What follows belongs to an exercise in optimizing a design on an open flow for small area; a production flow would make more cautious choices. Where RTL was checked, it was by simulation tests only, not by an equivalence proof against the original. The series may have gaps, and a smaller design here may also do less where the tests do not look. For run 2, only the layout was checked, not whether the RTL still works.

--- flow/design.v ---
module top_level (
    clk, rst, seed,
    action, state, next_state, step_o, phase, episode_o, q_cur, q_next
);
    input clk, rst;
    input [11:0] seed;
    output [1:0] action;
    output [3:0] state;
    output [3:0] next_state;
    output [3:0] step_o;
    output [3:0] phase;
    output [11:0] episode_o;
    output [63:0] q_cur;
    output [63:0] q_next;
    integer r, p, i;
    function [15:0] w2init;           
        input integer row, col;
        begin
            case (row)
            0: case (col)
                0: w2init = 16'b0000000110101011;
                1: w2init = 16'b0000001000100111;
                2: w2init = 16'b0000000010001111;
                3: w2init = 16'b0000000000101000;
                default: w2init = 16'b0000001010111111;
               endcase
            1: w2init = 16'b0000000101001101;
            2: w2init = 16'b0000000100101010;
            3: w2init = 16'b0000000110001001;
            4: w2init = 16'b0000000100000110;
            5: w2init = 16'b0000000100100100;
            6: w2init = 16'b0000000110000011;
            7: w2init = 16'b0000000110101000;
            default: w2init = 16'b0000000100010010;
            endcase
        end
    endfunction
    function [15:0] w3init;           
        input integer out, col;
        begin
            case (out*5+col)
            0:  w3init = 16'b0000000111001010;
            1:  w3init = 16'b0000001110100010;
            2:  w3init = 16'b0000000100101100;
            3:  w3init = 16'b0000000100100110;
            4:  w3init = 16'b0000000010000101;
            5:  w3init = 16'b0000000000010100;
            6:  w3init = 16'b0000001010110111;
            7:  w3init = 16'b0000000011011101;
            8:  w3init = 16'b0000000100100110;
            9:  w3init = 16'b0000000010110101;
            10: w3init = 16'b0000000000010110;
            11: w3init = 16'b0000001110000100;
            12: w3init = 16'b0000000101100100;
            13: w3init = 16'b0000000001011010;
            14: w3init = 16'b0000000100110110;
            15: w3init = 16'b0000000010100011;
            16: w3init = 16'b0000000001011001;
            17: w3init = 16'b0000000001010111;
            18: w3init = 16'b0000000101010101;
            default: w3init = 16'b0000000100101011;
            endcase
        end
    endfunction
    function [4:0] w3lo;
        input integer out;
        input [2:0] col;
        reg [15:0] t;
        begin
            t = w3init(out, col);
            w3lo = t[4:0];
        end
    endfunction
    function [4:0] w2lof;
        input [3:0] row;
        input [2:0] col;
        reg [15:0] t;
        begin
            t = w2init(row, col);
            w2lof = t[4:0];
        end
    endfunction
    function [11:0] actf;
        input [15:0] z;
        reg [15:0] nz, a1;
        begin
            nz = -z;
            if (z[15] == 1'b1) begin
                if (nz > 16'b000101_0000000000)
                    a1 = 16'd0;
                else if ((nz > 16'b000010_0110000000) && (nz < 16'b000101_0000000000))
                    a1 = (16'b000001_0000000000)-((nz >> 5) + 16'b000000_1101100000);
                else if ((nz > 16'b000001_0000000000) && (nz < 16'b000010_0110000000))
                    a1 = (16'b000001_0000000000)-((nz >> 3) + 16'b000000_1010000000);
                else
                    a1 = (16'b000001_0000000000)-((nz >> 2) + 16'b000000_1000000000);
            end else begin
                if (z > 16'b000101_0000000000)
                    a1 = 16'b000001_0000000000;
                else if ((z > 16'b000010_0110000000) && (z < 16'b000101_0000000000))
                    a1 = (z >> 5) + 16'b000000_1101100000;
                else if ((z > 16'b000001_0000000000) && (z < 16'b000010_0110000000))
                    a1 = (z >> 3) + 16'b000000_1010000000;
                else
                    a1 = (z >> 2) + 16'b000000_1000000000;
            end
            actf = a1[11:0];
        end
    endfunction
    function [3:0] gmove;
        input [1:0] ci, cj, a;
        input [3:0] stp;
        reg [1:0] im, jm, in_, jn;
        begin
            im = (a == 2'd1) ? (ci - 2'd1) : ((a == 2'd3) ? (ci + 2'd1) : ci);
            jm = (a == 2'd2) ? (cj - 2'd1) : ((a == 2'd0) ? (cj + 2'd1) : cj);
            in_ = (im == 2'd0) ? ci : im;
            jn = (jm == 2'd0) ? cj : jm;
            gmove = (stp == 4'd15) ? 4'b0101 : {in_, jn};
        end
    endfunction
    function [3:0] ij2st;
        input [3:0] ij;
        begin
            ij2st = ((ij[3:2] - 4'd1) * 4'd3) + ij[1:0];
        end
    endfunction
    function [11:0] lfsr_sh;
        input [11:0] x;
        begin
            lfsr_sh = {x[10:0], x[10] ^ x[7]};
        end
    endfunction
    reg [3:0] ctrl, step;
    reg [11:0] ep;
    wire [3:0] st1;
    always @(posedge clk) begin
        if (rst) begin
            ctrl <= 4'd0;
            step <= 4'd0;
            ep <= 12'd0;
        end else begin
            ctrl <= ctrl + 4'd1;
            if (ctrl == 4'd9) begin
                ctrl <= 4'd1;
                step <= step + 4'd1;
                if ((step == 4'd15) || (st1 == 4'd9)) begin
                    step <= 4'd1;
                    ep <= ep + 12'd1;
                end
            end
        end
    end
    reg [11:0] lf;
    always @(posedge clk) begin
        if (rst) lf <= seed;
        else lf <= lfsr_sh(lf);
    end
    reg [11:0] qc0, qc1, qc2, qc3, qn0, qn1, qn2, qn3;
    wire signed [11:0] sc0 = qc0, sc1 = qc1, sc2 = qc2, sc3 = qc3;
    wire signed [11:0] cm1 = (sc0 > sc1) ? sc0 : sc1;
    wire signed [11:0] cm2 = (sc2 > sc3) ? sc2 : sc3;
    wire signed [11:0] qt = (cm1 > cm2) ? cm1 : cm2;
    wire [1:0] qact = (qt == sc0) ? 2'd0 : (qt == sc1) ? 2'd1 : (qt == sc2) ? 2'd2 : 2'd3;
    wire signed [11:0] sn0 = qn0, sn1 = qn1, sn2 = qn2, sn3 = qn3;
    wire signed [11:0] nm1 = (sn0 > sn1) ? sn0 : sn1;
    wire signed [11:0] nm2 = (sn2 > sn3) ? sn2 : sn3;
    wire signed [11:0] qmx = (nm1 > nm2) ? nm1 : nm2;
    wire [1:0] act = (ep < lf) ? qact : lf[1:0];
    reg [1:0] gi, gj;
    wire [3:0] ijn = gmove(gi, gj, act, step);
    assign st1 = ij2st(ijn);
    wire [3:0] st = ij2st({gi, gj});
    always @(posedge clk) begin
        if (rst) begin
            gi <= 2'd1;
            gj <= 2'd1;
        end else if (ctrl == 4'd1) begin
            gi <= ijn[3:2];
            gj <= ijn[1:0];
        end
    end
    reg signed [4:0] dl0, dl1, dl2, dl3;
    wire [11:0] lf7 = lfsr_sh(lf);
    wire [1:0] act7 = (ep < lf7) ? qact : lf7[1:0];
    wire [3:0] st1_7 = ij2st(gmove(gi, gj, act7, step));
    wire signed [15:0] rw_a = ((st1_7 == 4'd5) || (st1_7 == 4'd7) || (st1_7 == 4'd8)) ? -16'sd5120 :
                              ((st1_7 == 4'd9) ? 16'sd10240 : 16'sd0);
    wire signed [15:0] rw_b = ((st1_7 == st) || (step == 4'd15)) ? -16'sd5120 : 16'sd0;
    wire signed [15:0] rwd = rw_a + rw_b;
    wire signed [15:0] tdu = (qmx >>> 1) + (qmx >>> 2) + (qmx >>> 3) + rwd - qt;
    wire signed [4:0] tdd = tdu[14:10];
    always @(posedge clk) begin
        if (rst) begin
            dl0 <= 5'sd0; dl1 <= 5'sd0; dl2 <= 5'sd0; dl3 <= 5'sd0;
        end else if ((ctrl == 4'd6) && (step != 4'd0)) begin
            case (act7)
                2'd0: dl0 <= tdd;
                2'd1: dl1 <= tdd;
                2'd2: dl2 <= tdd;
                default: dl3 <= tdd;
            endcase
        end
    end
    wire [11:0] lf9 = lfsr_sh(lfsr_sh(lf));
    wire [11:0] lf1 = lfsr_sh(lf9);
    wire [1:0] act9 = (ep < lf9) ? qact : lf9[1:0];
    wire wrap9 = (step == 4'd15) || (ij2st(gmove(gi, gj, act9, step)) == 4'd9);
    wire [11:0] ep1 = wrap9 ? ep + 12'd1 : ep;
    wire [3:0] step1 = wrap9 ? 4'd1 : step + 4'd1;
    wire [1:0] act1 = (ep1 < lf1) ? qact : lf1[1:0];
    wire [3:0] stnew = ij2st(gmove(gi, gj, act1, step1));
    reg [3:0] st_old, st_new;
    always @(posedge clk) begin
        if (rst) begin
            st_old <= 4'd1;
            st_new <= 4'd1;
        end else if (ctrl == 4'd7) begin
            st_old <= st;
            st_new <= stnew;
        end
    end
    reg run;
    always @(posedge clk) begin
        if (rst) run <= 1'b0;
        else if (ctrl == 4'd6) run <= 1'b1;
    end
    wire s1 = (ctrl == 4'd7) || (ctrl == 4'd8) || (ctrl == 4'd9) || (ctrl == 4'd1) || (ctrl == 4'd2);
    wire s2 = run && ((ctrl == 4'd8) || (ctrl == 4'd9) || (ctrl == 4'd1) || (ctrl == 4'd2) || (ctrl == 4'd3));
    wire s3 = run && ((ctrl == 4'd9) || (ctrl == 4'd1) || (ctrl == 4'd2) || (ctrl == 4'd3) || (ctrl == 4'd4));
    reg [2:0] ph;
    always @(posedge clk) begin
        if (rst) ph <= 3'd0;
        else ph <= (ph == 3'd4) ? 3'd0 : ph + 3'd1;
    end
    function [2:0] colat;
        input [2:0] phase_, pos;
        reg [3:0] s;
        begin
            s = phase_ + pos;
            colat = (s >= 4'd5) ? s - 4'd5 : s;
        end
    endfunction
    wire [2:0] col0 = colat(ph, 3'd0);    
    wire [2:0] col4 = colat(ph, 3'd4);    
    wire [2:0] col3 = colat(ph, 3'd3);    
    reg [9*55-1:0] w2r;         
    reg [54:0] b2r;             
    reg [4*55-1:0] w3r;         
    reg [54:0] apr;             
    reg [54:0] acr;             
    reg [10:0] b3h0, b3h1, b3h2, b3h3;
    wire signed [15:0] w3s0 = {w3r[0*55 +: 11], w3lo(0, col0)};
    wire signed [15:0] w3s1 = {w3r[1*55 +: 11], w3lo(1, col0)};
    wire signed [15:0] w3s2 = {w3r[2*55 +: 11], w3lo(2, col0)};
    wire signed [15:0] w3s3 = {w3r[3*55 +: 11], w3lo(3, col0)};
    wire signed [21:0] sdel = w3s0 * dl0 + w3s1 * dl1 + w3s2 * dl2 + w3s3 * dl3;
    wire [10:0] aprev = apr[10:0];
    wire [19:0] asq = aprev[9:0] * aprev[9:0];
    wire [9:0] dzp = aprev[9:0] - ((asq + 20'd1023) >> 10);
    wire [8:0] dadz = aprev[10] ? 9'd0 : dzp[8:0];         
    wire signed [9:0] dadz_s = {1'b0, dadz};
    wire signed [30:0] pd = sdel * dadz_s;
    wire [7:0] delta2 = pd[29:22];                         
    wire signed [11:0] aps = {1'b0, aprev};
    wire signed [16:0] ad0 = aps * dl0, ad1 = aps * dl1, ad2 = aps * dl2, ad3 = aps * dl3;
    wire [10:0] w3n0 = w3r[0*55 +: 11] + {{4{ad0[16]}}, ad0[16:10]};
    wire [10:0] w3n1 = w3r[1*55 +: 11] + {{4{ad1[16]}}, ad1[16:10]};
    wire [10:0] w3n2 = w3r[2*55 +: 11] + {{4{ad2[16]}}, ad2[16:10]};
    wire [10:0] w3n3 = w3r[3*55 +: 11] + {{4{ad3[16]}}, ad3[16:10]};
    reg [7:0] d2r;
    always @(posedge clk) begin
        if (rst) d2r <= 8'd0;
        else if (s1) d2r <= delta2;
    end
    wire [3:0] orow = st_old - 4'd1;
    wire [3:0] nrow = st_new - 4'd1;
    reg [10:0] w2o, w2nr;
    always @* begin
        w2o = 11'd0;
        w2nr = 11'd0;
        for (r = 0; r < 9; r = r + 1) begin
            w2o = w2o | ({11{orow == r}} & w2r[r*55+44 +: 11]);
            w2nr = w2nr | ({11{nrow == r}} & w2r[r*55+44 +: 11]);
        end
    end
    wire [10:0] w2u = w2o + {{3{d2r[7]}}, d2r};
    wire [10:0] w2n = (st_new == st_old) ? w2u : w2nr;
    wire [10:0] b2n = b2r[54:44] - {10'd0, d2r[7]};
    wire [4:0] w2lo = w2lof(nrow, col4);
    wire [15:0] z2 = {w2n, w2lo} + {b2n, 5'b11111};
    wire [11:0] anext_f = actf(z2);
    wire [10:0] anext = anext_f[10:0];
    wire signed [11:0] acur3 = {1'b0, acr[43:33]};
    wire signed [15:0] w3t0 = {w3r[0*55+33 +: 11], w3lo(0, col3)};
    wire signed [15:0] w3t1 = {w3r[1*55+33 +: 11], w3lo(1, col3)};
    wire signed [15:0] w3t2 = {w3r[2*55+33 +: 11], w3lo(2, col3)};
    wire signed [15:0] w3t3 = {w3r[3*55+33 +: 11], w3lo(3, col3)};
    wire signed [27:0] m0 = w3t0 * acur3, m1 = w3t1 * acur3, m2 = w3t2 * acur3, m3 = w3t3 * acur3;
    reg [25:0] acc0, acc1, acc2, acc3;
    wire clr = (ctrl == 4'd9);
    always @(posedge clk) begin
        if (rst) begin
            acc0 <= 26'd0; acc1 <= 26'd0; acc2 <= 26'd0; acc3 <= 26'd0;
        end else if (s3) begin
            acc0 <= (clr ? 26'd0 : acc0) + m0[25:0];
            acc1 <= (clr ? 26'd0 : acc1) + m1[25:0];
            acc2 <= (clr ? 26'd0 : acc2) + m2[25:0];
            acc3 <= (clr ? 26'd0 : acc3) + m3[25:0];
        end
    end
    always @(posedge clk) begin
        if (rst) begin
            for (r = 0; r < 9; r = r + 1)
                for (p = 0; p < 5; p = p + 1)
                    w2r[(r*5+p)*11 +: 11] <= w2init(r, p) >> 5;
            for (p = 0; p < 5; p = p + 1)
                b2r[p*11 +: 11] <= 11'h7FF;
            for (i = 0; i < 4; i = i + 1)
                for (p = 0; p < 5; p = p + 1)
                    w3r[(i*5+p)*11 +: 11] <= w3init(i, p) >> 5;
            apr <= 55'd0;
            acr <= {5{11'd512}};
        end else begin
            for (r = 0; r < 9; r = r + 1) begin
                w2r[r*55 +: 55] <= {w2r[r*55 +: 11], w2r[r*55+11 +: 44]};
                if (s2 && (orow == r)) w2r[r*55+33 +: 11] <= w2u;
            end
            b2r <= {b2r[10:0], b2r[54:11]};
            if (s2) b2r[43:33] <= b2n;
            for (i = 0; i < 4; i = i + 1) begin
                w3r[i*55 +: 55] <= {w3r[i*55 +: 11], w3r[i*55+11 +: 44]};
            end
            if (s1) begin
                w3r[0*55+44 +: 11] <= w3n0;
                w3r[1*55+44 +: 11] <= w3n1;
                w3r[2*55+44 +: 11] <= w3n2;
                w3r[3*55+44 +: 11] <= w3n3;
            end
            apr <= {s1 ? acr[10:0] : apr[10:0], apr[54:11]};
            acr <= {acr[10:0], acr[54:11]};
            if (s2) acr[43:33] <= anext;
        end
    end
    wire [15:0] z30 = acc0[25:10] + {b3h0, 5'b11111};
    wire [15:0] z31 = acc1[25:10] + {b3h1, 5'b11111};
    wire [15:0] z32 = acc2[25:10] + {b3h2, 5'b11111};
    wire [15:0] z33 = acc3[25:10] + {b3h3, 5'b11111};
    always @(posedge clk) begin
        if (rst) begin
            b3h0 <= 11'h7FF; b3h1 <= 11'h7FF; b3h2 <= 11'h7FF; b3h3 <= 11'h7FF;
            qn0 <= 12'd0; qn1 <= 12'd0; qn2 <= 12'd0; qn3 <= 12'd0;
            qc0 <= 12'd0; qc1 <= 12'd0; qc2 <= 12'd0; qc3 <= 12'd0;
        end else begin
            if (ctrl == 4'd7) begin
                b3h0 <= b3h0 - {10'd0, dl0[4]};
                b3h1 <= b3h1 - {10'd0, dl1[4]};
                b3h2 <= b3h2 - {10'd0, dl2[4]};
                b3h3 <= b3h3 - {10'd0, dl3[4]};
            end
            if (ctrl == 4'd5) begin
                qn0 <= actf(z30);
                qn1 <= actf(z31);
                qn2 <= actf(z32);
                qn3 <= actf(z33);
            end
            if ((ctrl == 4'd1) && (step != 4'd0)) begin
                qc0 <= qn0; qc1 <= qn1; qc2 <= qn2; qc3 <= qn3;
            end
        end
    end
    assign action = act;
    assign state = st;
    assign next_state = st1;
    assign step_o = step;
    assign phase = ctrl;
    assign episode_o = ep;
    assign q_cur = {{4{qc3[11]}}, qc3, {4{qc2[11]}}, qc2, {4{qc1[11]}}, qc1, {4{qc0[11]}}, qc0};
    assign q_next = {{4{qn3[11]}}, qn3, {4{qn2[11]}}, qn2, {4{qn1[11]}}, qn1, {4{qn0[11]}}, qn0};
endmodule
--- flow/run.sh ---
#!/bin/bash
# synth_recipe.tcl (not shown) runs the flow's synth.tcl, then flattens the netlist and writes it again
# the make line also repeats each setting of config.mk as NAME=value (left out here)
make -C /OpenROAD-flow-scripts/flow DESIGN_CONFIG=/design/flow/config.mk WORK_HOME=/design/flow/orfs CLKGATE_MAP_FILE= SYNTH_SCRIPT=/design/flow/synth_recipe.tcl finish
--- flow/config.mk ---
export PLATFORM = sky130hd
export DESIGN_NAME = top_level
export DESIGN_NICKNAME = top_level
export VERILOG_FILES = /design/flow/design.v
export SDC_FILE = /design/flow/constraint.sdc
export NUM_CORES = 8
export LEC_CHECK = 0
export CAP_MARGIN = 20
export CORE_MARGIN = 2
export CORE_UTILIZATION = 30
export PLACE_DENSITY = 0.45
export SLEW_MARGIN = 20
--- flow/constraint.sdc ---
create_clock -name core_clock -period 20.0 [get_ports {clk}]
set_input_delay 4.0000 -clock core_clock [delete_from_list [all_inputs] [get_ports {clk}]]
set_output_delay 4.0000 -clock core_clock [all_outputs]
set_load 0.01 [all_outputs]
Fig. 1: run 1, signal wires by layer
Two of the layers only.
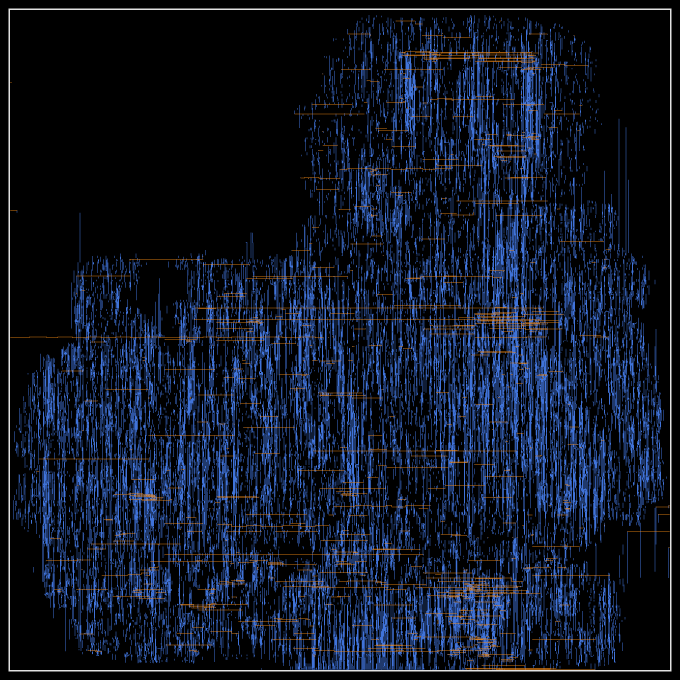
- orange: metal 3 (wire length 12300 um)
- blue: metal 2 (wire length 152 mm)
number of vias in the routed layout: 83.7k
Tot GR Track Use: 17.9%
Routed WL per cell: 19.1 um

Fig. 2: run 1, a small window of the routed layout
Region (299, 175) to (319, 195) um. Cells in grey, sequential cells in the stronger grey; small squares are vias.
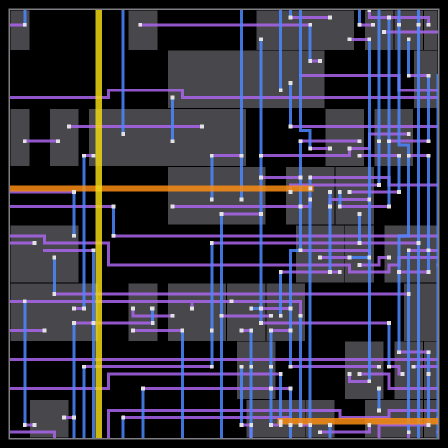
- purple: metal 1
- yellow: metal 4
- blue: metal 2
- orange: metal 3
- sequential cells in the window: 0
- most frequent: o21ai_0 (5), inv_1 (4), nor2_1 (4)
- cells with their middle in the window: 27

Fig. 3: run 1, register map, names as in the netlist
Other sequential cells in the stronger grey, the rest of the logic in the fainter grey.
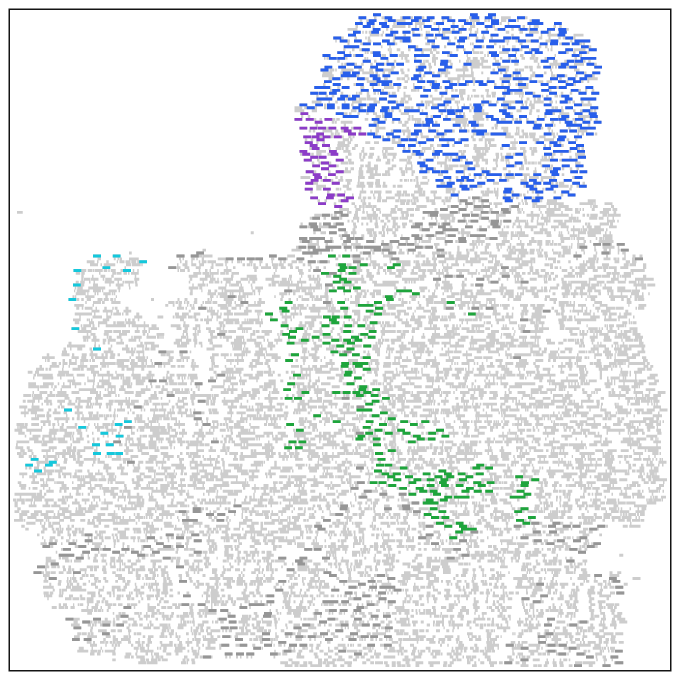
- purple: b2r (placed flops 55; where top middle)
- green: w3r (placed flops 220)
- cyan: acc1 (placed flops 26)
- blue: w2r (placed flops 495)

Fig. 4: run 1, signal wires on met3
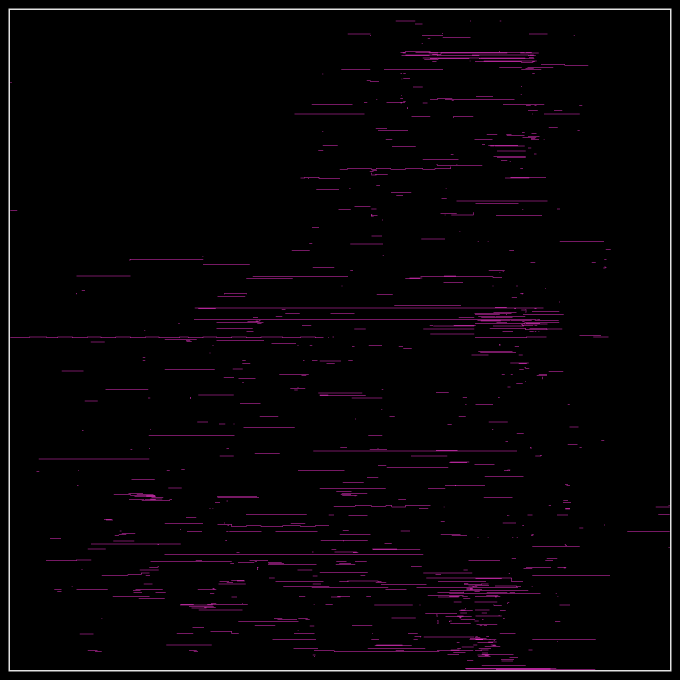
- wire length on this layer: 12300 um
- share of all routed wire: 3.6%
- nets with wire on the layer: 417

==> run notes, run 1 <==
* **Layout Utilization** 33.5%
* **leading registers by flop count** w2r (495), w3r (220)
* **fraction of final layout cells with drive strength greater than 1** 6.22%
* **buffer type at the clock tree root** sky130_fd_sc_hd__clkbuf_16
* **Bufs on Longest Clock Path** 4
* **overall overflow remaining after global route** 0
* **area of the mapped netlist** 0.113 mm2
* **commonest non-fill, non-tap cell in the layout** sky130_fd_sc_hd__inv_1
* **First-pass DRT Iterations** 6
* **cell with the biggest individual delay on the critical path** sky130_fd_sc_hd__xor2_1
* **Hold EP** w2r[132]
* **HPWL reported at the end of detailed placement** 261 mm
* **final-report hold violation count** 0
* **R2R setup slack** 3340 ps
* **share of synthesized registers carrying an async set or reset** 0%
* **routed via count divided by cell count** 4.69
* **worst-case setup slack after placement** 3190 ps
* **element type at the critical path end** register
* **depth of the CTS H-tree** 4
* **leading cell types by total area after synthesis** sky130_fd_sc_hd__fa_1 (24%), sky130_fd_sc_hd__dfxtp_1 (21%), sky130_fd_sc_hd__ha_1 (11%), sky130_fd_sc_hd__inv_1 (5.7%), sky130_fd_sc_hd__nand2_1 (4.8%)
* **count leader, synth** sky130_fd_sc_hd__inv_1
* **# diodes** 9
* **die extent in y** 618 um
* **maximum clock frequency** 60.0 MHz
* **Area growth, synth to finish** 11.2%
* **reg-to-reg startpoint** ph[1]
* **commonest cells in the netlist** sky130_fd_sc_hd__inv_1 (1709), sky130_fd_sc_hd__nand2_1 (1436), sky130_fd_sc_hd__fa_1 (1374)
* **layer with the highest usage** met2
* **proportion of cell area occupied by multi-input gates** 63.8%
* **clock tree from TritonCTS** built
* **initial antenna violation count** 18
* **worst slew margin relative to its limit** 25.8%
* **setup violation total in the final timing report** 0
* **result of the run** complete, no violations
* **Tightest Pin Transition** 1100 ps
* **Hold WS** 351 ps
* **RePlAce Congestion** 0.863
* **standard cell area after detailed placement** 0.120 mm2
* **Syn Nets** 15.2k
* **area fraction in and, or, nand and nor cells after synthesis** 19.4%
* **Critical Path RT** 20790 ps
* **setup slack of the critical path after layout** 3340 ps
* **post-synthesis area per instance** 8.83 um2
* **maximum number of pins on one net before global-route repair** 205
* **R2R cell count** 60
* **multiplexer share of the synthesized area** 1.18%
* **number of buffers and inverters on the critical path** 9
* **die outline area** 0.382 mm2
* **Metal-1 WL** 171 mm
* **class of the worst hold path** register to register
* **first-pass GRT wire length** 534 mm
* **WL final** 341 mm
* **r2r endpoint** d2r[7]
* **Layout fillers** 39.2k
* **post-CTS clock slew at the launch and capture registers of the worst setup and hold paths** 70 ps
* **register area share after synthesis** 21.3%
* **dominant combinational cell family by area after synthesis** adder cells
* **area share of the leading cell type in the synthesized netlist** 24.3%
* **Non-Clock Buffer Count** 380
* **clock buffer count from CTS** 153
* **chip width** 618 um
* **number of global-route vias before repair** 85.2k
* **Crit path top cell by count** sky130_fd_sc_hd__fa_1
* **distinct cell type count after synthesis** 113
* **number of cells upsized or downsized after cts** 0
* **register bank with the most flops** w2r
* **Tmin final** 16660 ps
* **ratio of final minimum period to clock period** 83.3%
* **number of remaining DRC errors** 0
* **top cell category** multi-input combinational cells
* **total met2 wirelength after detailed routing** 152 mm
* **count of inverters not on the clock network in the layout** 1718
* **top library cells by usage in the layout, fill and taps aside** sky130_fd_sc_hd__inv_1 (1709), sky130_fd_sc_hd__nand2_1 (1433), sky130_fd_sc_hd__fa_1 (1374)
* **count of pins over their slew limit** 0
* **synthesis-stage register bit count** 1200
* **final antenna-violating net count** 0
* **Seq Cell Count** 1200
* **top sig layer** met5
* **post-synth top area cell** sky130_fd_sc_hd__fa_1
* **Initial DRC Count** 4976
* **non-clock buffer area fraction after layout** 2.64%
==> run 2: too many edits to list; what changed since run 1 <==
flow/design.v: 380 -> 1706 lines; modules unchanged: 0
  CU: new, 30 lines
  state_to_matrix_module: new, 19 lines
  reward_module: new, 14 lines
  a_reg_module: new, 24 lines
  activationFunction: new, 52 lines
  activationFunctionB: new, 52 lines
  weight2: new, 228 lines
  bias2: new, 44 lines
  weight3: new, 132 lines
  bias3: new, 39 lines
  fwd_prop: new, 223 lines
  Action_determiner: new, 30 lines
  qnext_max: new, 10 lines
  qmax_action: new, 19 lines
  LFSR: new, 14 lines
  random_action: new, 13 lines
  grid_checker: new, 25 lines
  regpos: new, 18 lines
  regstate: new, 18 lines
  dadz_module: new, 25 lines
  delta3_module: new, 28 lines
  delta3_module1: new, 28 lines
  delta3_module2: new, 28 lines
  delta3_module3: new, 28 lines
  dcdw23_module: new, 23 lines
  delta2_module: new, 31 lines
  dcdw12_module: new, 23 lines
  db_module: new, 23 lines
  Backward: new, 348 lines
  top_level: edited, 380 -> 117 lines
==> module delta3_module3 as of run 2 <==
module delta3_module3 (
    clk, rst, act, step, controller, reward, maxQt1, Qt, delta3
);
    input clk, rst;
    input [1:0] act;
    input [3:0] step, controller;
    input signed [15:0] reward, maxQt1, Qt;
    output signed [15:0] delta3;
    reg signed [31:0] temp;
    wire signed [31:0] mul1, update_temp;
    assign mul1 = (maxQt1 >>> 1) + (maxQt1 >>> 2) + (maxQt1 >>> 3);
    assign update_temp = mul1 + reward - Qt;
    always @(posedge clk ) begin
        if(rst) begin
            temp = 31'd0;
        end
        else begin
            if(step != 4'd0) begin
                if((controller == 4'd7) && (act == 2'd3))begin
                    temp <= update_temp;
                end
                else temp = temp;
            end
            else temp = temp;
        end
    end
    assign delta3 = temp[25:10];
endmodule
==> module CU as of run 2 <==
module CU (
    clk, rst, st1, episode, step, controller
);
    input clk, rst;
    input [3:0] st1;
    output [3:0] step, controller;
    output [11:0] episode;
    reg [3:0] step_temp, controller_temp;
    reg [11:0] episode_temp;
    always @(posedge clk ) begin
        if (rst) begin
            controller_temp <= 4'd0;
            step_temp <= 4'd0;
            episode_temp <= 12'd0;
        end else begin
            controller_temp <= controller_temp + 4'd1;
            if(controller_temp == 4'd9) begin
                controller_temp <= 4'd1;
                step_temp <= step_temp + 4'd1;
                if ((step_temp == 4'd15)||(st1 == 4'd9)) begin
                    step_temp <= 4'd1;
                    episode_temp <= episode_temp + 12'd1;
                end
            end
        end
    end
    assign step = step_temp;
    assign controller = controller_temp;
    assign episode = episode_temp;
endmodule
==> module db_module as of run 2 <==
module db_module (
    clk, rst, step, controller, delta, deltab
);
    input clk, rst;
    input [3:0] step, controller;
    input signed [15:0] delta;
    output signed [15:0] deltab;
    reg signed [31:0] temp;
	 always @(posedge clk ) begin
        if (rst) begin
            temp <= 32'd0;
        end else begin
            if(step != 4'd0) begin
                if(controller == 9) begin
                    temp <= (delta);
                end
                else temp <= temp;
            end
            else temp <= temp;
        end
    end
    assign deltab = (temp[25:10]) * 16'b000000_0000100000;
endmodule
==> module bias2 as of run 2 <==
module bias2 (input clk, rst,
			  input [3:0] ctrl, step,
			  input signed [15:0] deltab2_1, deltab2_2, deltab2_3, deltab2_4, deltab2_5,
			  output signed [15:0] bias2_1, bias2_2, bias2_3, bias2_4, bias2_5);
 reg signed [15:0] bias2 [0:4];
 always @(posedge clk) begin
   if (rst) begin  
     bias2[0] <= 16'b1111111111111111;
     bias2[1] <= 16'b1111111111111111;
     bias2[2] <= 16'b1111111111111111;
     bias2[3] <= 16'b1111111111111111;
     bias2[4] <= 16'b1111111111111111;
   end
   else
   if (step != 4'b0000) begin
	  if (ctrl == 4'b0001) begin
		 bias2[0] <= bias2[0] + deltab2_1;
		 bias2[1] <= bias2[1] + deltab2_2;
		 bias2[2] <= bias2[2] + deltab2_3;
		 bias2[3] <= bias2[3] + deltab2_4;
		 bias2[4] <= bias2[4] + deltab2_5;
	  end
     else begin
		    bias2[0] <= bias2[0];
			bias2[1] <= bias2[1];
			bias2[2] <= bias2[2];
			bias2[3] <= bias2[3];
			bias2[4] <= bias2[4];
	      end
   end
	else begin
		    bias2[0] <= bias2[0];
			bias2[1] <= bias2[1];
			bias2[2] <= bias2[2];
			bias2[3] <= bias2[3];
			bias2[4] <= bias2[4];
         end
 end
 assign bias2_1 = bias2[0];
 assign bias2_2 = bias2[1];
 assign bias2_3 = bias2[2];
 assign bias2_4 = bias2[3];
 assign bias2_5 = bias2[4];
endmodule
==> module delta3_module as of run 2 <==
module delta3_module (
    clk, rst, act, step, controller, reward, maxQt1, Qt, delta3
);
    input clk, rst;
    input [1:0] act;
    input [3:0] step, controller;
    input signed [15:0] reward, maxQt1, Qt;
    output signed [15:0] delta3;
    reg signed [31:0] temp;
    wire signed [31:0] mul1, update_temp;
    assign mul1 = (maxQt1 >>> 1) + (maxQt1 >>> 2) + (maxQt1 >>> 3);
    assign update_temp = mul1 + reward - Qt;
    always @(posedge clk ) begin
        if(rst) begin
            temp = 31'd0;
        end
        else begin
            if(step != 4'd0) begin
                if((controller == 4'd7) && (act == 2'd0))begin
                    temp <= update_temp;
                end
                else temp = temp;
            end
            else temp = temp;
        end
    end
    assign delta3 = temp[25:10];
endmodule
==> module random_action as of run 2 <==
module random_action(
    clk, rst, seed, episode, random_act, comparison_result
);
    input clk, rst;
    input [11:0] seed;
    input [11:0] episode;
    output comparison_result;
    output [1:0] random_act;
    wire [11:0] random;
    LFSR random_generator(clk, rst, seed, random);
    assign comparison_result = (episode < random)? 1'b1 : 1'b0;
    assign random_act = random[1:0];
endmodule
==> module weight2 as of run 2 <==
module weight2(
 input clk, rst,
 input [3:0] st, ctrl, step,
 input signed [15:0] deltaw2_11, deltaw2_12, deltaw2_13, deltaw2_14,
deltaw2_15,
 input signed [15:0] deltaw2_21, deltaw2_22, deltaw2_23, deltaw2_24,
deltaw2_25,
 input signed [15:0] deltaw2_31, deltaw2_32, deltaw2_33, deltaw2_34,
deltaw2_35,
 input signed [15:0] deltaw2_41, deltaw2_42, deltaw2_43, deltaw2_44,
deltaw2_45,
 input signed [15:0] deltaw2_51, deltaw2_52, deltaw2_53, deltaw2_54,
deltaw2_55,
 input signed [15:0] deltaw2_61, deltaw2_62, deltaw2_63, deltaw2_64,
deltaw2_65,
 input signed [15:0] deltaw2_71, deltaw2_72, deltaw2_73, deltaw2_74,
deltaw2_75,
 input signed [15:0] deltaw2_81, deltaw2_82, deltaw2_83, deltaw2_84,
deltaw2_85,
 input signed [15:0] deltaw2_91, deltaw2_92, deltaw2_93, deltaw2_94,
deltaw2_95,
 output signed [15:0] w2_1, w2_2, w2_3, w2_4, w2_5
 );
 reg signed[15:0] w21[0:8];  
 reg signed[15:0] w22[0:8];  
 reg signed[15:0] w23[0:8];  
 reg signed[15:0] w24[0:8];  
 reg signed[15:0] w25[0:8];  
 always @(posedge clk) begin
   if (rst) begin  
     w21[0] <= 16'b0000000110101011;
     w21[1] <= 16'b0000000101001101;
     w21[2] <= 16'b0000000100101010;
     w21[3] <= 16'b0000000110001001;
     w21[4] <= 16'b0000000100000110;
     w21[5] <= 16'b0000000100100100;
     w21[6] <= 16'b0000000110000011;
     w21[7] <= 16'b0000000110101000;
     w21[8] <= 16'b0000000100010010;
     w22[0] <= 16'b0000001000100111;
     w22[1] <= 16'b0000000101001101;
     w22[2] <= 16'b0000000100101010;
     w22[3] <= 16'b0000000110001001;
     w22[4] <= 16'b0000000100000110;
     w22[5] <= 16'b0000000100100100;
     w22[6] <= 16'b0000000110000011;
     w22[7] <= 16'b0000000110101000;
     w22[8] <= 16'b0000000100010010;
     w23[0] <= 16'b0000000010001111;
     w23[1] <= 16'b0000000101001101;
     w23[2] <= 16'b0000000100101010;
     w23[3] <= 16'b0000000110001001;
     w23[4] <= 16'b0000000100000110;
     w23[5] <= 16'b0000000100100100;
     w23[6] <= 16'b0000000110000011;
     w23[7] <= 16'b0000000110101000;
     w23[8] <= 16'b0000000100010010;
     w24[0] <= 16'b0000000000101000;
     w24[1] <= 16'b0000000101001101;
     w24[2] <= 16'b0000000100101010;
     w24[3] <= 16'b0000000110001001;
     w24[4] <= 16'b0000000100000110;
     w24[5] <= 16'b0000000100100100;
     w24[6] <= 16'b0000000110000011;
     w24[7] <= 16'b0000000110101000;
     w24[8] <= 16'b0000000100010010;
     w25[0] <= 16'b0000001010111111;
     w25[1] <= 16'b0000000101001101;
     w25[2] <= 16'b0000000100101010;
     w25[3] <= 16'b0000000110001001;
     w25[4] <= 16'b0000000100000110;
     w25[5] <= 16'b0000000100100100;
     w25[6] <= 16'b0000000110000011;
     w25[7] <= 16'b0000000110101000;
     w25[8] <= 16'b0000000100010010;
   end
   else
   if (step != 4'b0000) begin
     if (ctrl == 4'b0001) begin
		 w21[0] <= deltaw2_11 + w21[0];
		 w21[1] <= deltaw2_21 + w21[1];
		 w21[2] <= deltaw2_31 + w21[2];
		 w21[3] <= deltaw2_41 + w21[3];
		 w21[4] <= deltaw2_51 + w21[4];
		 w21[5] <= deltaw2_61 + w21[5];
		 w21[6] <= deltaw2_71 + w21[6];
		 w21[7] <= deltaw2_81 + w21[7];
		 w21[8] <= deltaw2_91 + w21[8];
		 w22[0] <= deltaw2_12 + w22[0];
		 w22[1] <= deltaw2_22 + w22[1];
		 w22[2] <= deltaw2_32 + w22[2];
		 w22[3] <= deltaw2_42 + w22[3];
		 w22[4] <= deltaw2_52 + w22[4];
		 w22[5] <= deltaw2_62 + w22[5];
		 w22[6] <= deltaw2_72 + w22[6];
		 w22[7] <= deltaw2_82 + w22[7];
		 w22[8] <= deltaw2_92 + w22[8];
		 w23[0] <= deltaw2_13 + w23[0];
		 w23[1] <= deltaw2_23 + w23[1];
		 w23[2] <= deltaw2_33 + w23[2];
		 w23[3] <= deltaw2_43 + w23[3];
		 w23[4] <= deltaw2_53 + w23[4];
		 w23[5] <= deltaw2_63 + w23[5];
		 w23[6] <= deltaw2_73 + w23[6];
		 w23[7] <= deltaw2_83 + w23[7];
		 w23[8] <= deltaw2_93 + w23[8];
		 w24[0] <= deltaw2_14 + w24[0];
		 w24[1] <= deltaw2_24 + w24[1];
		 w24[2] <= deltaw2_34 + w24[2];
		 w24[3] <= deltaw2_44 + w24[3];
		 w24[4] <= deltaw2_54 + w24[4];
		 w24[5] <= deltaw2_64 + w24[5];
		 w24[6] <= deltaw2_74 + w24[6];
		 w24[7] <= deltaw2_84 + w24[7];
		 w24[8] <= deltaw2_94 + w24[8];
		 w25[0] <= deltaw2_15 + w25[0];
		 w25[1] <= deltaw2_25 + w25[1];
		 w25[2] <= deltaw2_35 + w25[2];
		 w25[3] <= deltaw2_45 + w25[3];
		 w25[4] <= deltaw2_55 + w25[4];
		 w25[5] <= deltaw2_65 + w25[5];
		 w25[6] <= deltaw2_75 + w25[6];
		 w25[7] <= deltaw2_85 + w25[7];
		 w25[8] <= deltaw2_95 + w25[8];
	  end
	  else begin
			w21[0] <= w21[0];
			w21[1] <= w21[1];
			w21[2] <= w21[2];
			w21[3] <= w21[3];
			w21[4] <= w21[4];
			w21[5] <= w21[5];
			w21[6] <= w21[6];
			w21[7] <= w21[7];
			w21[8] <= w21[8];
			w22[0] <= w22[0];
			w22[1] <= w22[1];
			w22[2] <= w22[2];
			w22[3] <= w22[3];
			w22[4] <= w22[4];
			w22[5] <= w22[5];
			w22[6] <= w22[6];
			w22[7] <= w22[7];
			w22[8] <= w22[8];
			w23[0] <= w23[0];
			w23[1] <= w23[1];
			w23[2] <= w23[2];
			w23[3] <= w23[3];
			w23[4] <= w23[4];
			w23[5] <= w23[5];
			w23[6] <= w23[6];
			w23[7] <= w23[7];
			w23[8] <= w23[8];
			w24[0] <= w24[0];
			w24[1] <= w24[1];
			w24[2] <= w24[2];
			w24[3] <= w24[3];
			w24[4] <= w24[4];
			w24[5] <= w24[5];
			w24[6] <= w24[6];
			w24[7] <= w24[7];
			w24[8] <= w24[8];
			w25[0] <= w25[0];
			w25[1] <= w25[1];
			w25[2] <= w25[2];
			w25[3] <= w25[3];
			w25[4] <= w25[4];
			w25[5] <= w25[5];
			w25[6] <= w25[6];
			w25[7] <= w25[7];
			w25[8] <= w25[8];
     	   end
   end
   else begin
		    w21[0] <= w21[0];
			w21[1] <= w21[1];
			w21[2] <= w21[2];
			w21[3] <= w21[3];
			w21[4] <= w21[4];
			w21[5] <= w21[5];
			w21[6] <= w21[6];
			w21[7] <= w21[7];
			w21[8] <= w21[8];
			w22[0] <= w22[0];
			w22[1] <= w22[1];
			w22[2] <= w22[2];
			w22[3] <= w22[3];
			w22[4] <= w22[4];
			w22[5] <= w22[5];
			w22[6] <= w22[6];
			w22[7] <= w22[7];
			w22[8] <= w22[8];
			w23[0] <= w23[0];
			w23[1] <= w23[1];
			w23[2] <= w23[2];
			w23[3] <= w23[3];
			w23[4] <= w23[4];
			w23[5] <= w23[5];
			w23[6] <= w23[6];
			w23[7] <= w23[7];
			w23[8] <= w23[8];
			w24[0] <= w24[0];
			w24[1] <= w24[1];
			w24[2] <= w24[2];
			w24[3] <= w24[3];
			w24[4] <= w24[4];
			w24[5] <= w24[5];
			w24[6] <= w24[6];
			w24[7] <= w24[7];
			w24[8] <= w24[8];
			w25[0] <= w25[0];
			w25[1] <= w25[1];
			w25[2] <= w25[2];
			w25[3] <= w25[3];
			w25[4] <= w25[4];
			w25[5] <= w25[5];
			w25[6] <= w25[6];
			w25[7] <= w25[7];
			w25[8] <= w25[8];
   		end
 end
wire [3:0] row = st - 4'd1;
assign w2_1 = (row < 4'd9) ? w21[row] : 16'sd0;
assign w2_2 = (row < 4'd9) ? w22[row] : 16'sd0;
assign w2_3 = (row < 4'd9) ? w23[row] : 16'sd0;
assign w2_4 = (row < 4'd9) ? w24[row] : 16'sd0;
assign w2_5 = (row < 4'd9) ? w25[row] : 16'sd0;
endmodule
==> module delta3_module2 as of run 2 <==
module delta3_module2 (
    clk, rst, act, step, controller, reward, maxQt1, Qt, delta3
);
    input clk, rst;
    input [1:0] act;
    input [3:0] step, controller;
    input signed [15:0] reward, maxQt1, Qt;
    output signed [15:0] delta3;
    reg signed [31:0] temp;
    wire signed [31:0] mul1, update_temp;
    assign mul1 = (maxQt1 >>> 1) + (maxQt1 >>> 2) + (maxQt1 >>> 3);
    assign update_temp = mul1 + reward - Qt;
    always @(posedge clk ) begin
        if(rst) begin
            temp = 31'd0;
        end
        else begin
            if(step != 4'd0) begin
                if((controller == 4'd7) && (act == 2'd2))begin
                    temp <= update_temp;
                end
                else temp = temp;
            end
            else temp = temp;
        end
    end
    assign delta3 = temp[25:10];
endmodule
==> module dcdw12_module as of run 2 <==
module dcdw12_module (
    clk, rst, step, controller, in_layer, delta2, deltaw2
);
    input clk, rst;
    input [3:0] step, controller;
    input signed [15:0] in_layer, delta2;
    output signed [15:0] deltaw2;
    reg signed [31:0] temp;
    always @(posedge clk ) begin
        if (rst) begin
            temp <= 32'd0;
        end else begin
            if(step != 4'd0) begin
                if(controller == 9) begin
                    temp <= (in_layer*delta2);
                end
                else temp <= temp;
            end
            else temp <= temp;
        end
    end
    assign deltaw2 = (temp[25:10]) * 16'b000000_0000100000;
endmodule
==> module LFSR as of run 2 <==
module LFSR(clk, rst, seed, random);
    input clk, rst;
    input [11:0] seed;
    output [11:0] random; 
    reg [11:0] reg_rand; 
    wire feedback; 
    parameter init = 12'b001010010110;  
    assign feedback = reg_rand[10] ^ reg_rand[7]; 
    always @ (posedge clk) begin 
        if (rst) reg_rand <= seed;
        else reg_rand <= {reg_rand[10:0], feedback}; 
    end
    assign random = reg_rand; 
endmodule
==> module activationFunction as of run 2 <==
module activationFunction(clk, rst, ctrl, z, dout);
 input clk;
 input rst;
 input [3:0] ctrl;
 input signed [15:0] z;
 output signed [15:0] dout;
 reg [15:0] a1;
 always @(posedge clk) begin
  if (rst == 1'b1) begin
    a1 <= 16'd0;
  end
  else
  begin
    if (ctrl == 4'b0011)
      begin
        if (z[15] == 1'b1) 
          begin
            if ((-z) > 16'b000101_0000000000)
            begin
              a1 <= 16'd0;
            end
            else if (((-z) > 16'b000010_0110000000) && ((-z) < 16'b000101_0000000000)) 
              a1 <= (16'b000001_0000000000)-(((-z) >> 5) + 16'b000000_1101100000);
            else if (((-z) > 16'b000001_0000000000) && ((-z) < 16'b000010_0110000000))
              a1 <= (16'b000001_0000000000)-(((-z) >> 3) + 16'b000000_1010000000);
            else
              a1 <= (16'b000001_0000000000)-(((-z) >> 2) + 16'b000000_1000000000);
          end
        else if (z[15] == 1'b0)
          begin
            if (z > 16'b000101_0000000000)
              a1 <= 16'b000001_0000000000;
            else if ((z > 16'b000010_0110000000) && (z < 16'b000101_0000000000))
              a1 <= (z>>5) + 16'b000000_1101100000;
            else if ((z > 16'b000001_0000000000) && (z < 16'b000010_0110000000))
              a1 <= (z>>3) + 16'b000000_1010000000;
            else
              a1 <= (z>>2) + 16'b000000_1000000000;
          end
        else
          begin
            a1 <= a1;
          end
      end
    else
      begin
        a1 <= a1;
      end
  end
 end
assign dout = a1;
endmodule
==> module qnext_max as of run 2 <==
module qnext_max (
    Qst1_0, Qst1_1, Qst1_2, Qst1_3, maxQt1
);
    input signed [15:0] Qst1_0, Qst1_1, Qst1_2, Qst1_3;
    output signed [15:0] maxQt1;
    wire signed [15:0] wire1, wire2;
    assign wire1 = (Qst1_0 > Qst1_1)? Qst1_0 : Qst1_1;
    assign wire2 = (Qst1_2 > Qst1_3)? Qst1_2 : Qst1_3;
    assign maxQt1 = (wire1 > wire2)? wire1 : wire2;
endmodule
==> module reward_module as of run 2 <==
module reward_module (clk, st, st1, step, reward);
    input clk;
    input [3:0] step, st, st1;
    output [15:0] reward;
    wire [15:0] reward_temp, penalty_temp;
    parameter [15:0] minusfive_representation = -16'b000101_0000000000;
    parameter [15:0] ten_representation = 16'b001010_0000000000;
    assign reward_temp = ((st1 == 4'd5) || (st1 == 4'd7) 
                        || (st1 == 4'd8))? minusfive_representation :
                        ((st1 == 4'd9)? ten_representation : 16'd0);
    assign penalty_temp = ((st1 == st) || 
                        (step == 4'd15))? minusfive_representation : 16'd0;
    assign reward = reward_temp + penalty_temp;
endmodule
==> module regpos as of run 2 <==
module regpos (
    clk, rst, controller, din, dout
);
    input clk, rst;
    input [3:0] controller, din;
    output reg [1:0] dout;
    always @(posedge clk ) begin
        if (rst) begin
            dout <= 2'd1;
        end else begin
            if(controller == 4'd1) begin
                dout <= din;    
            end
            else 
                dout <= dout;
        end
    end
endmodule
==> module regstate as of run 2 <==
module regstate (
    clk, rst, controller, din, dout
);
    input clk, rst;
    input [3:0] controller, din;
    output reg [3:0] dout;
    always @(posedge clk ) begin
        if (rst) begin
            dout <= 4'd1;
        end else begin
            if(controller == 4'd1) begin
                dout <= din;    
            end
            else 
                dout <= dout;
        end
    end
endmodule
Fig. 5: run 2, a small window of the routed layout
Region (661, 393) to (681, 413) um. Cells in grey, sequential cells in the stronger grey; small squares are vias.
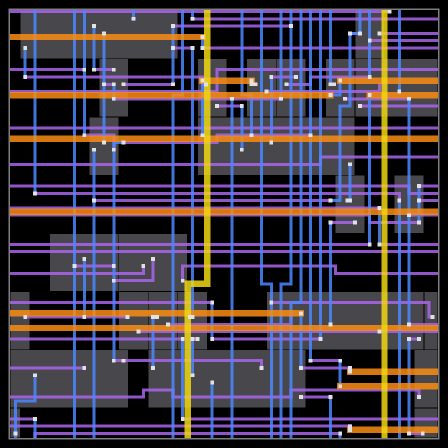

Fig. 6: run 2, signal wires by layer
Two of the layers only.
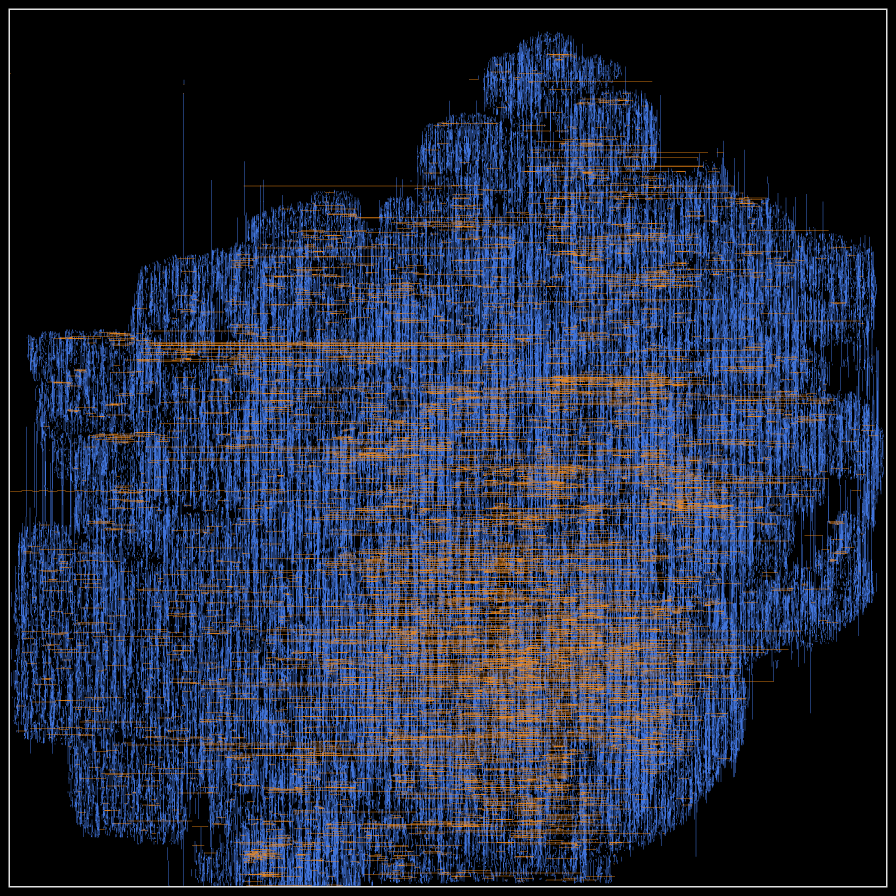
- orange: metal 3 (wire length 180 mm)
- blue: metal 2 (wire length 955 mm)

==> run notes, run 2 <==
* **# diodes** 131
* **area fraction in and, or, nand and nor cells after synthesis** 15.3%
* **count of pins over their slew limit** 0
* **maximum number of pins on one net before global-route repair** 172
* **dominant combinational cell family by area after synthesis** adder cells
* **maximum clock frequency** 60.1 MHz
* **fraction of final layout cells with drive strength greater than 1** 4.07%
* **cell with the biggest individual delay on the critical path** sky130_fd_sc_hd__dfxtp_4
* **clock latency on the worst-skew pair** 1190 ps
* **distinct cell type count after synthesis** 111
* **register area share after synthesis** 8.28%
* **depth of the CTS H-tree** 5
* **post-synth top area cell** sky130_fd_sc_hd__fa_1
* **post-synthesis area per instance** 8.95 um2
* **top sig layer** met5
* **count leader, synth** sky130_fd_sc_hd__inv_1
* **reg-to-reg startpoint** backprop.delta3_1_mod.temp[10]
* **share of synthesized registers carrying an async set or reset** 0%
* **non-clock buffer area fraction after layout** 1.86%
* **buffer type at the clock tree root** sky130_fd_sc_hd__clkbuf_16
* **RePlAce Congestion** 0.943
* **element type at the critical path end** register
* **commonest cells in the netlist** sky130_fd_sc_hd__inv_1 (12.5k), sky130_fd_sc_hd__fa_1 (11.9k), sky130_fd_sc_hd__nand2_1 (9009)
* **setup violation total in the final timing report** 0
* **area of the mapped netlist** 0.537 mm2
* **synthesis-stage register bit count** 2222
* **Initial DRC Count** 33.2k
* **routed via count divided by cell count** 4.87
* **first-pass GRT wire length** 3130 mm
* **HPWL reported at the end of detailed placement** 1740 mm
* **class of the worst hold path** register to register
* **Non-Clock Buffer Count** 1322
* **Seq Cell Count** 2222
* **total met2 wirelength after detailed routing** 955 mm
* **commonest non-fill, non-tap cell in the layout** sky130_fd_sc_hd__inv_1
* **Routed WL per cell** 26.4 um
* **First-pass DRT Iterations** 8
* **clock tree from TritonCTS** built
* **clock buffer count from CTS** 333
* **ratio of final minimum period to clock period** 83.2%
* **Area growth, synth to finish** 7.76%
* **number of cells upsized or downsized after cts** 0
* **top library cells by usage in the layout, fill and taps aside** sky130_fd_sc_hd__inv_1 (12.5k), sky130_fd_sc_hd__fa_1 (11.9k), sky130_fd_sc_hd__nand2_1 (9001)
* **top cell category** multi-input combinational cells
* **Bufs on Longest Clock Path** 5
* **R2R cell count** 51
* **number of buffers and inverters on the critical path** 11
* **final antenna-violating net count** 0
* **leading cell types by total area after synthesis** sky130_fd_sc_hd__fa_1 (44%), sky130_fd_sc_hd__ha_1 (11%), sky130_fd_sc_hd__inv_1 (8.8%), sky130_fd_sc_hd__dfxtp_1 (8.3%), sky130_fd_sc_hd__nand2_1 (6.3%)
* **Syn Nets** 76.4k
* **die extent in y** 1.34 mm
* **number of vias in the routed layout** 402k
* **Crit path top cell by count** sky130_fd_sc_hd__fa_1
* **final-report hold violation count** 0
* **Rows** 491
* **WL final** 2180 mm
* **Tightest Pin Transition** 1290 ps
* **result of the run** complete, no violations
* **Metal-1 WL** 934 mm
* **Tmin final** 16640 ps
* **standard cell area after detailed placement** 0.567 mm2
* **proportion of cell area occupied by multi-input gates** 75.1%
* **initial antenna violation count** 219
* **number of remaining DRC errors** 0
* **Hold WS** 441 ps
* **count of inverters not on the clock network in the layout** 12.5k
* **chip width** 1.34 mm
* **number of global-route vias before repair** 421k
* **area share of the leading cell type in the synthesized netlist** 44.2%
Fig. 7: run 2, track usage over the die
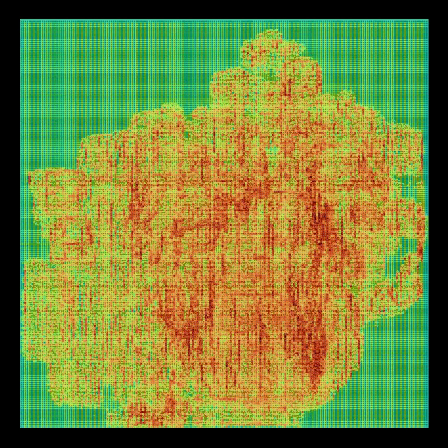
layer with the highest usage: met2
grt met2 use: 37.4%
fraction of met3 tracks used by global routing: 5.46%

Fig. 8: run 2, flops by top-level scope
Other sequential cells in the stronger grey, the rest of the logic in the fainter grey.
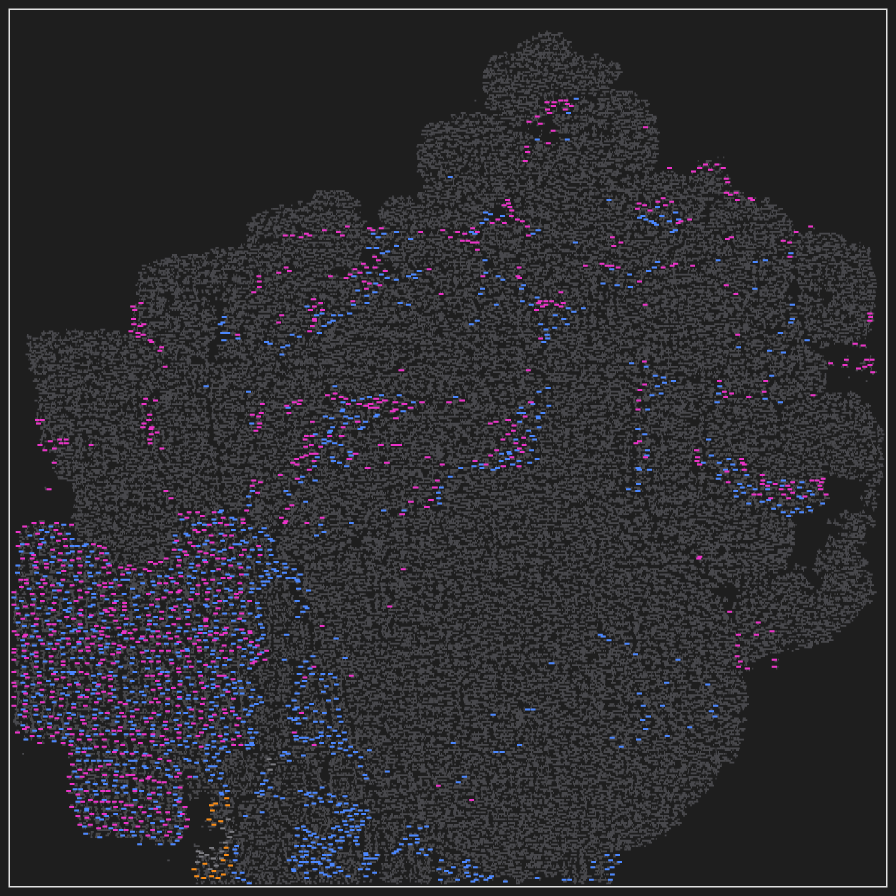
- orange: action_determiner_mod (placed flops 20; where bottom left)
- magenta: backprop (placed flops 945)
- blue: forward_porp (placed flops 1237)
- not coloured: 20
number of non-filler instances in the completed layout: 82.5k
die outline area: 1.80 mm2
Layout Utilization: 32.4%

## separate check: timing with driven ports
In the flow no input, the clock included, has a driving cell. The finished layouts below were timed again as built, in two steps.
Step 1 sets driving cells, clkbuf_16 on the clock port and buf_2 on the other inputs (assumed; they add their load-dependent delay and slew).
Step 2, shift: input delay + t, output delay - t, t = (earliest + latest rising clock arrival at the registers) / 2. This alone moves slack from input paths to output paths.
Three values: ideal ports, drivers, drivers and shift; two values: the first two.
| run | shift t [ns] | slack for setup (ns) | clock arrival spread, ns | slew at the worst register clock pin (ns) | pins driven straight from the clock port |
|---|---|---|---|---|---|
| run 1 | 0.915 | 3.340 / 3.340 / 3.340 | 0.093 / 0.093 | 0.07 / 0.07 | 1 |
| run 2 | 1.292 | 3.357 / 3.357 / 3.357 | 0.189 / 0.189 | 0.08 / 0.08 | 1 |
After both steps every run listed still meets setup and hold.
